This design comes from an exercise in tuning for small area and a short achievable clock period on the open sky130 flow, not from production work. Function was checked by simulation only, so behaviour that the tests miss may differ from the original. Power and IR drop assume default switching activity.

===== flow/config.mk =====
export PLATFORM = sky130hd
export DESIGN_NAME = rv_mul
export DESIGN_NICKNAME = rv_mul
export VERILOG_FILES = /design/flow/design.v
export SDC_FILE = /design/flow/constraint.sdc
export NUM_CORES = 8
export LEC_CHECK = 0
export CAP_MARGIN = 20
export CORE_MARGIN = 2
export CORE_UTILIZATION = 40
export SLEW_MARGIN = 20

===== flow/constraint.sdc =====
create_clock -name core_clock -period 15.0 [get_ports {clk}]
set_input_delay 3.0000 -clock core_clock [delete_from_list [all_inputs] [get_ports {clk}]]
set_output_delay 3.0000 -clock core_clock [all_outputs]
set_load 0.01 [all_outputs]

===== flow/design.v =====
`timescale 1ns / 1ps
module rv_mul(
    input               clk,
    input               rstn,
    input       [63:0]  mul_op1_i,   
    input       [63:0]  mul_op2_i,   
    output  reg [63:0]  mul_result_o
);
wire [31:0]  z0;             
wire [31:0]  z1;             
wire [31:0]  n;              
wire [64:0]  pp   [31:0];    
wire [64:0]  pp2c [31:0];    
wire [127:0] fppw [31:0];    
wire [63:0]  fpp  [31:0];    
wire [63:0]  st1  [19:0];
wire [63:0]  st2  [13:0];
reg  [63:0]  st2r [13:0];    
wire [63:0]  st3  [9:0];
wire [63:0]  st4  [5:0];
wire [63:0]  st5  [3:0];
reg  [63:0]  st5r [3:0];     
reg  [63:0]  fpp31r;         
reg  [63:0]  st39r;          
wire [63:0]  st6  [1:0];
wire [63:0]  st7  [1:0];
wire [63:0]  st8  [1:0];
wire [63:0]  result;
genvar b, u;     
generate
    for(u=0; u<32; u=u+1) begin : for_encode
        if(u==0) begin
            booth_encoder be0(
                .y   ({mul_op2_i[1], mul_op2_i[0], 1'b0}),
                .z0  (z0[u]),
                .z1  (z1[u]),
                .neg (n[u])
            );
        end else begin
            booth_encoder be2(
                .y   ({mul_op2_i[2*u+1], mul_op2_i[2*u], mul_op2_i[2*u-1]}),
                .z0  (z0[u]),
                .z1  (z1[u]),
                .neg (n[u])
            );
        end
        for(b=0; b<64; b=b+1) begin : for_sel
            if(b==0) begin
                booth_selector bs(      
                    .z0  (z0[u]),
                    .z1  (z1[u]),
                    .x   (mul_op1_i[b]),
                    .xs  (1'b0),
                    .neg (n[u]),
                    .p   (pp[u][b])
                );
                booth_selector bs0(
                    .z0  (z0[u]),
                    .z1  (z1[u]),
                    .x   (mul_op1_i[b+1]),
                    .xs  (mul_op1_i[b]),
                    .neg (n[u]),
                    .p   (pp[u][b+1])
                );
            end else if(b==63) begin
                booth_selector u_bs(
                    .z0  (z0[u]),
                    .z1  (z1[u]),
                    .x   (1'b0),
                    .xs  (mul_op1_i[b]),
                    .neg (n[u]),
                    .p   (pp[u][b+1])
                );
            end else begin
                booth_selector u_bs(
                    .z0  (z0[u]),
                    .z1  (z1[u]),
                    .x   (mul_op1_i[b+1]),
                    .xs  (mul_op1_i[b]),
                    .neg (n[u]),
                    .p   (pp[u][b+1])
                );
            end
        end
        RCA #(65) u_rca(
            .a    (pp[u]),
            .b    ({64'd0,n[u]}),
            .cin  (1'b0),
            .sum  (pp2c[u]),
            .cout ()
        );
    end
endgenerate
genvar i;
generate
    for(i=0; i<32; i=i+1) begin : for_shift
            assign fppw[i] = {{(63-2*i){n[i]  & (z0[i]  | z1[i])}} , pp2c[i], {(2*i){1'b0}}} ;
            assign fpp[i]  = fppw[i][63:0];
    end
endgenerate
genvar i1;
generate
    for(i1=0; i1<10; i1=i1+1) begin : for_st1
        CSA u_csa1(
            .a    (fpp[3*i1]),
            .b    (fpp[3*i1+1]),
            .cin  (fpp[3*i1+2]),
            .sum  (st1[2*i1]),
            .cout (st1[2*i1+1])
        );
    end
endgenerate
genvar i2;
generate
    for(i2=0; i2<6; i2=i2+1) begin : for_st2
        CSA u_csa2(
            .a    (st1[3*i2]),
            .b    (st1[3*i2+1]),
            .cin  (st1[3*i2+2]),
            .sum  (st2[2*i2]),
            .cout (st2[2*i2+1])
        );
    end
    CSA u_csa2(
        .a    (st1[18]),
        .b    (st1[19]),
        .cin  (fpp[30]),
        .sum  (st2[12]),
        .cout (st2[13])
    );
endgenerate
integer r2;
always @(posedge clk or negedge rstn) begin
    if(~rstn) begin
        for(r2=0; r2<14; r2=r2+1) begin
            st2r[r2] <= 'd0;
        end
        fpp31r <= 'd0;
    end else begin
        fpp31r <= fpp[31];
        for(r2=0; r2<14; r2=r2+1) begin
            st2r[r2] <= st2[r2];
        end
    end
end
genvar i3;
generate
    for(i3=0; i3<4; i3=i3+1) begin : for_st3
        CSA u_csa3(
            .a    (st2r[3*i3]),
            .b    (st2r[3*i3+1]),
            .cin  (st2r[3*i3+2]),
            .sum  (st3[2*i3]),
            .cout (st3[2*i3+1])
        );
    end
    CSA u_csa3(
        .a    (st2r[12]),
        .b    (st2r[13]),
        .cin  (fpp31r),
        .sum  (st3 [8]),
        .cout (st3 [9])    
    );
endgenerate
genvar i4;
generate
    for(i4=0; i4<3; i4=i4+1) begin : for_st4
        CSA u_csa4(
            .a    (st3[3*i4]),
            .b    (st3[3*i4+1]),
            .cin  (st3[3*i4+2]),
            .sum  (st4[2*i4]),
            .cout (st4[2*i4+1])
        );
    end
endgenerate
genvar i5;
generate
    for(i5=0; i5<2; i5=i5+1) begin : for_st5
        CSA u_csa5(
            .a    (st4[3*i5]),
            .b    (st4[3*i5+1]),
            .cin  (st4[3*i5+2]),
            .sum  (st5[2*i5]),
            .cout (st5[2*i5+1])
        );
    end
endgenerate
integer r5;
always @(posedge clk or negedge rstn) begin
    if(~rstn) begin
        for(r5=0; r5<4; r5=r5+1) begin
            st5r[r5] <= 'd0;
        end
        st39r <= 'd0;
    end else begin
        st39r <= st3[9];
        for(r5=0; r5<4; r5=r5+1) begin
            st5r[r5] <= st5[r5];
        end
    end
end
generate
    CSA u_csa6(
        .a    (st5r[0]),
        .b    (st5r[1]),
        .cin  (st5r[2]),
        .sum  (st6 [0]),
        .cout (st6 [1])
    );
endgenerate
generate
    CSA u_csa7(
        .a    (st6 [0]),
        .b    (st6 [1]),
        .cin  (st5r[3]),
        .sum  (st7 [0]),
        .cout (st7 [1])
    );
endgenerate
generate
    CSA u_csa8(
        .a    (st7[0]),
        .b    (st7[1]),
        .cin  (st39r),
        .sum  (st8[0]),
        .cout (st8[1])
    );
endgenerate
assign result = st8[0] + st8[1];     
always @(posedge clk or negedge rstn) begin
    if(~rstn) begin
        mul_result_o <= 64'd0;
    end else begin
        mul_result_o <= result[63:0];
    end
end
endmodule
module booth_encoder(y,z0,z1,neg);
input [2:0] y;       
output      z0;      
output      z1;      
output      neg;     
assign z0 = y[0] ^ y[1];
assign z1 = (y[0] & y[1] & ~y[2]) | (~y[0] & ~y[1] &y[2]);
assign neg = y[2] & ~(y[1] & y[0]);
endmodule
module booth_selector(z0,z1,x,xs,neg,p);
input   z0;
input   z1;
input   x;
input   xs;      
input   neg;
output  p;       
assign  p = (neg ^ ((z0 & x) | (z1 & xs)));
endmodule
module CSA #(
    parameter WID = 64
)(a, b, cin, sum, cout);
input  [WID-1:0] a, b, cin;
output [WID-1:0] sum, cout;
wire   [WID-1:0] c;  
genvar i;
generate
    for(i=0; i<WID; i=i+1) begin : for_csa
        if(i==WID-1) begin
            FA u_fa(
                .a    (a[i]),
                .b    (b[i]),
                .cin  (cin[i]),
                .sum  (sum[i]),
                .cout ()
            );
        end else begin
            FA u_fa(
                .a    (a[i]),
                .b    (b[i]),
                .cin  (cin[i]),
                .sum  (sum[i]),
                .cout (c[i+1])
            );
        end
    end
endgenerate
assign cout = {c[WID-1:1],1'b0};
endmodule
module RCA #(
    parameter WID = 64
)(a, b, cin, sum, cout);
input  [WID-1:0] a, b;
input  cin;
output [WID-1:0] sum;
output cout;
wire   [WID-1:0] c;
genvar i;
generate
    for(i=0; i<WID; i=i+1) begin : for_rca
        if(i==0) begin
            FA u_fa(
                .a    (a[i]),
                .b    (b[i]),
                .cin  (cin),
                .sum  (sum[i]),
                .cout (c[i])
            );
        end else begin
            FA u_fa(
                .a    (a[i]),
                .b    (b[i]),
                .cin  (c[i-1]),
                .sum  (sum[i]),
                .cout (c[i])
            );
        end
    end
endgenerate
assign cout = c[WID-1];
endmodule
module FA(a,b,cin,sum,cout);
input  a, b, cin;
output sum, cout;
wire   x, y, z;
xor x1(x,a,b);
xor x2(sum,x,cin);
and a1(y,a,b);
and a2(z,x,cin);
or  o1(cout,y,z);
endmodule

===== flow/run.sh =====
#!/bin/bash
# synth_recipe.tcl (not shown) runs the flow's synth.tcl, then flattens the netlist and writes it again
# the make line also repeats each setting of config.mk as NAME=value (left out here)
make -C /OpenROAD-flow-scripts/flow DESIGN_CONFIG=/design/flow/config.mk WORK_HOME=/design/flow/orfs CLKGATE_MAP_FILE= SYNTH_SCRIPT=/design/flow/synth_recipe.tcl finish

### Path with the least slack

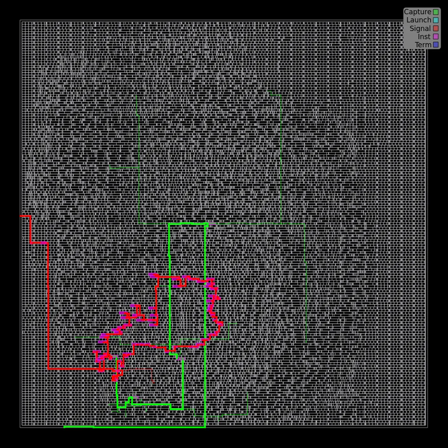
post-layout util: 0.445
fin crit period: 14.63 ns
Final Instance Count excl. Fillers: 10700
aggregate negative setup slack: 0 ns

### Sequential cells grouped by signal name

Scale: 1 px per um. Other cells in grey.
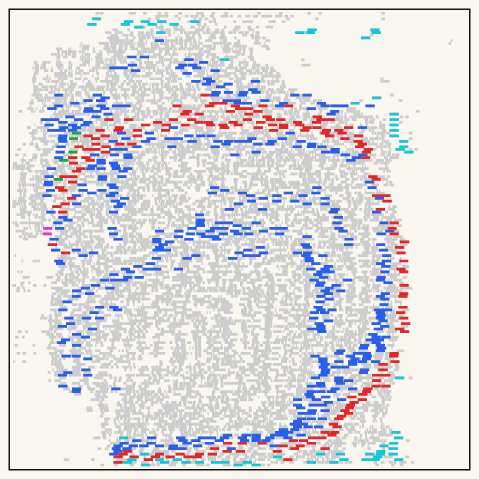
| colour | signal | placed flops |
|---|---|---|
| cyan | mul_result_o | 64 |
| blue | st2r | 490 |
| red | st5r | 180 |
| magenta | fpp31r | 2 |
| green | st39r | 5 |
Seq/total area: 0.202
sequential cell area: 0.0185 mm^2

==> impl_metrics.json <==
{
  "sequentialPowerShare": 0.178,
  "signed_area_change_from_the_synthesized_netlist_to_the_final_layout_pct": 10.9,
  "cts_tree": "done",
  "irDropWorstVdd_mv": 0.365,
  "design_area_mm2": 0.0919,
  "total_number_of_vias": 57300,
  "synth_top_cell_by_area": "dfrtp_1",
  "synth-seq-cells": 741,
  "fin_crit_sh": 0.976,
  "startpoint_type_of_the_worst_setup_path": "primary input",
  "post_cts_hold_buffer_count": 0,
  "ff2ff_path_depth": 14,
  "edff_count_synth": 0,
  "buffer_ports.inserted": 193,
  "highest_fanout_seen_on_the_critical_path": 7,
  "drt-total-wl_um": 247000,
  "postPlaceCellArea_mm2": 0.0887,
  "synthDominantCellAreaShare": 0.224,
  "final_hold_viol_count": 0,
  "type_of_destination_of_the_critical_path": "flop",
  "htree_levels": 3,
  "async_flop_share": 1.00,
  "power_frac_clock": 0.102,
  "hold_removal_path_class": "reg2reg",
  "clock_path_buffers": 3,
  "worst_hold_slack_ns": 0.336,
  "post_synth_most_frequent_cells": "inv_1, ha_1, xnor2_1, a22oi_1, fa_1",
  "switching_share": 0.507,
  "clock_slew_at_the_register_clock_pins_of_the_worst_setup_and_hold_paths_ns": 0.07,
  "switchingPower_mw": 11.0,
  "synth.cell_area_mm2": 0.0828,
  "num_rows": 167,
  "residual_overflow_from_global_routing": 0,
  "synthesis.area_per_instance_um2": 10.3,
  "dr.first_iter.drc_count": 4307,
  "dr.pass1.iters": 9,
  "clockRootBuffer": "clkbuf_16",
  "synth_ff_type": "dfrtp_1",
  "postSynthNetCount": 10400,
  "drv.max_cap_violation_count": 0,
  "finalWeightedCongestion": 0.900,
  "antenna_found_initial": 18,
  "static-leakage-power_nw": 45.4,
  "clkLatencyLatePin_ns": 0.77,
  "rel_slew_slack": 0.220,
  "crit_path_max_incr_delay_ns": 0.40,
  "worst_pin_slew_ns": 1.17,
  "final_ant_viol_nets": 0,
  "worst_path_max_delay_cell": "fa_2",
  "synth.yosys.seq_area_share": 0.224,
  "post-layout-total-power_mw": 21.7,
  "worst_clock_skew_ns": 0.0551,
  "share_comb_of_total_power": 0.720,
  "critPathKind": "in2reg",
  "design.die.area_mm2": 0.211,
  "post_route_drc": 0,
  "io_pins": 194,
  "fp.dieW_um": 459,
  "yosysMostFrequentCell": "inv_1",
  "cpMostUsedCell": "ha_4",
  "p_int_mw": 10.7,
  "postSynthCellCount": 8035,
  "result_of_the_run": "no timing/DRC/antenna violations",
  "netlist_top_cells_area": "dfrtp_1, fa_1, ha_1, xnor2_1, a22oi_1",
  "cp_data_required_time_ns": 15.68,
  "grt_pass1_vias": 61100,
  "holdPathStages": 0,
  "grt_max_degree": 159,
  "final_hpwl_from_detailed_placement_um": 198000,
  "final_layout_size_suffix_gt1_frac": 0.0746,
  "post_drt_via_cell_ratio": 5.33,
  "chipHeight_um": 459,
  "endpoint_arrival_time_on_the_critical_path_ns": 15.31,
  "clock_sinks": 741,
  "finalNetCount": 10300,
  "pwr_density_cell_mw_per_mm2": 236,
  "grt_first_pass_wirelength_um": 381000,
  "setup-violations-final": 0,
  "netlist-cell-type-count": 62,
  "timing.fmax_ghz": 0.0683,
  "drv_slew": 0,
  "number_of_buffers_added_by_the_clock_tree_synthesis_step": 87,
  "yosysWarningCount": 5
}
### Signal wires by layer

Scale: 1 px per um.
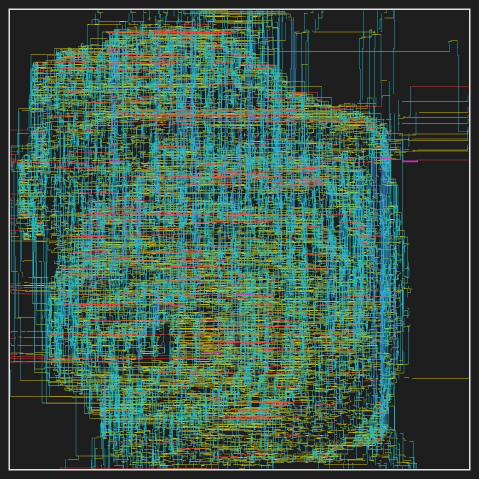
| colour | layer | wire length |
|---|---|---|
| magenta | met5 | 65.3 um |
| cyan | met2 | 116 mm |
| blue | met4 | 13100 um |
| yellow | met1 | 103 mm |
| red | met3 | 14700 um |
All-Layer GR Usage: 0.239
post-detailed-route wirelength per cell: 23.0 um

### Placement density heat map

23 x 23 tiles, from dark purple (low) to yellow (high), 0 to 100% covered.
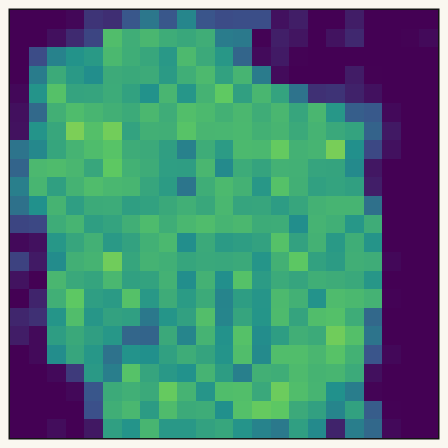
mean over tiles: 42%
fullest tile: 80%
tiles over 75% full: 1.9%
starting density of the core: 0.401
Core ar.: 0.206 mm^2

[critical path, delay by kind of cell]
kind | cells | cell delay [ns]
compound gates | 1 | 0.19
xor+xnor | 5 | 0.82
mux | 1 | 0.07
fa+ha+maj | 63 | 10.85
buf+inv | 3 | 0.34
[state kept, by name (all words and copies together), names as in the netlist]
register      count
st5r            180
fpp31r            2
st2r            490
st39r             5
mul_result_o     64
[stage by stage]
stage / cells / worst slack, ns
after floorplan: 8035 / -0.0248
after global placement: 10600 / -1.19
after detailed placement: 10600 / -1.09
after CTS: 10700 / 0.0291
after global routing: 10700 / -0.0111
final: 10700 / 0.366
[logic make-up after synthesis]
logic type	synth area share
AOI/OAI and AO/OA	0.114
xor gates and xnor gates	0.115
muxes	0.00952
and+or+nand+nor	0.0217
buffers and inverters	0.100
DFF	0.224
adders and majority gates	0.416
[placed cells by master, fill, tap and decap left out, drive strengths merged, types with 5 or more instances in the layout]
cell | synthesis | final
diode | 0 | 10
a31oi | 14 | 14
nand2b | 22 | 22
a22o | 44 | 44
a21o | 22 | 22
nand3 | 31 | 31
a21oi | 64 | 64
xor2 | 47 | 47
bufinv | 0 | 6
clkdlybuf4s50 | 0 | 157
nand4 | 20 | 20
o211ai | 12 | 12
o21ai | 95 | 95
o21bai | 9 | 9
clkinv | 0 | 25
and3 | 5 | 5
dfrtp | 741 | 741
xnor2 | 1043 | 1043
a22oi | 1003 | 1003
mux2 | 30 | 30
inv | 1624 | 1630
fa | 879 | 879
nor3 | 7 | 7
mux2i | 45 | 45
or3 | 7 | 7
ha | 1346 | 1346
nor2 | 60 | 60
clkbuf | 452 | 121
nor2b | 10 | 10
buf | 137 | 257
nand2 | 222 | 222
[routing by layer]
metal	up-vias	global-route usage	wire [um]	share of wire
li1	25800	-	-	-
met4	10	0.112	13100	0.053
met5	-	0	65	0.00026
met2	1742	0.395	116000	0.47
met3	417	0.0343	14700	0.059
met1	29300	0.309	103000	0.42
[path summary, 6_finish.rpt]
kind	from	to	slack (ns)
setup / recovery	mul_op1_i[1]	st2r[0][63]	0.37
hold / removal	st2r[0][3]	st5r[0][3]	0.34
setup reg to reg	st5r[0][37]	mul_result_o[62]	9.49
hold reg to reg	st2r[0][3]	st5r[0][3]	0.34
max in group asynchronous	rstn	mul_result_o[40]	9.98
min in group asynchronous	rstn	st2r[0][63]	2.23
[power groups by stage]
stage	Sequential [mW]	Combinational (mW)	Clock, mW
global route	3.98	17.7	2.35
finish	3.87	15.6	2.21
global placement	3.89	15.4	0
floorplan	3.80	10.2	0
detailed placement	3.92	15.7	0
CTS	3.89	15.8	2.27
[cell type report]
class	instances	area, um^2
clock inverter	40	490
inverter	1624	6100
timing repair buffer	422	3700
tap	2704	3380
clock buffer	117	2420
fill	19300	115000
multi-input combinational	5081	57200
sequential	741	18500
antenna	10	25.0
[what timing repair did]
action                                  4_1_cts  5_1_grt
buffers inserted                              0        3
pin swaps                                     9       12
endpoints found under the setup margin        4       14
gates cloned                                  0        0
resized for setup                            12       64

-- static timing again, ports no longer ideal --
How much do the figures lean on ideal ports? The routed layout below was timed once more, with nothing changed but the port constraints. Step 1 sets driving cells, clkbuf_16 on the clock port and buf_2 on the other inputs (assumed; they add their load-dependent delay and slew). Step 2 also shifts input and output timing later by t, the mid clock arrival at the registers, as if the neighbouring blocks saw the same clock. Slacks: no drivers / after step 1 / after step 2; pairs: no drivers / after step 1.
t (ns): 0.823
setup WS [ns]: 0.366 / 0.401 / -0.422
clock arrival spread, ns: 0.062 / 0.062
Met with ideal ports but missed after step 2: setup timing in this run. For this run, drivers alone change the setup slack by +0.035 ns; drivers and shift together by -0.788 ns.
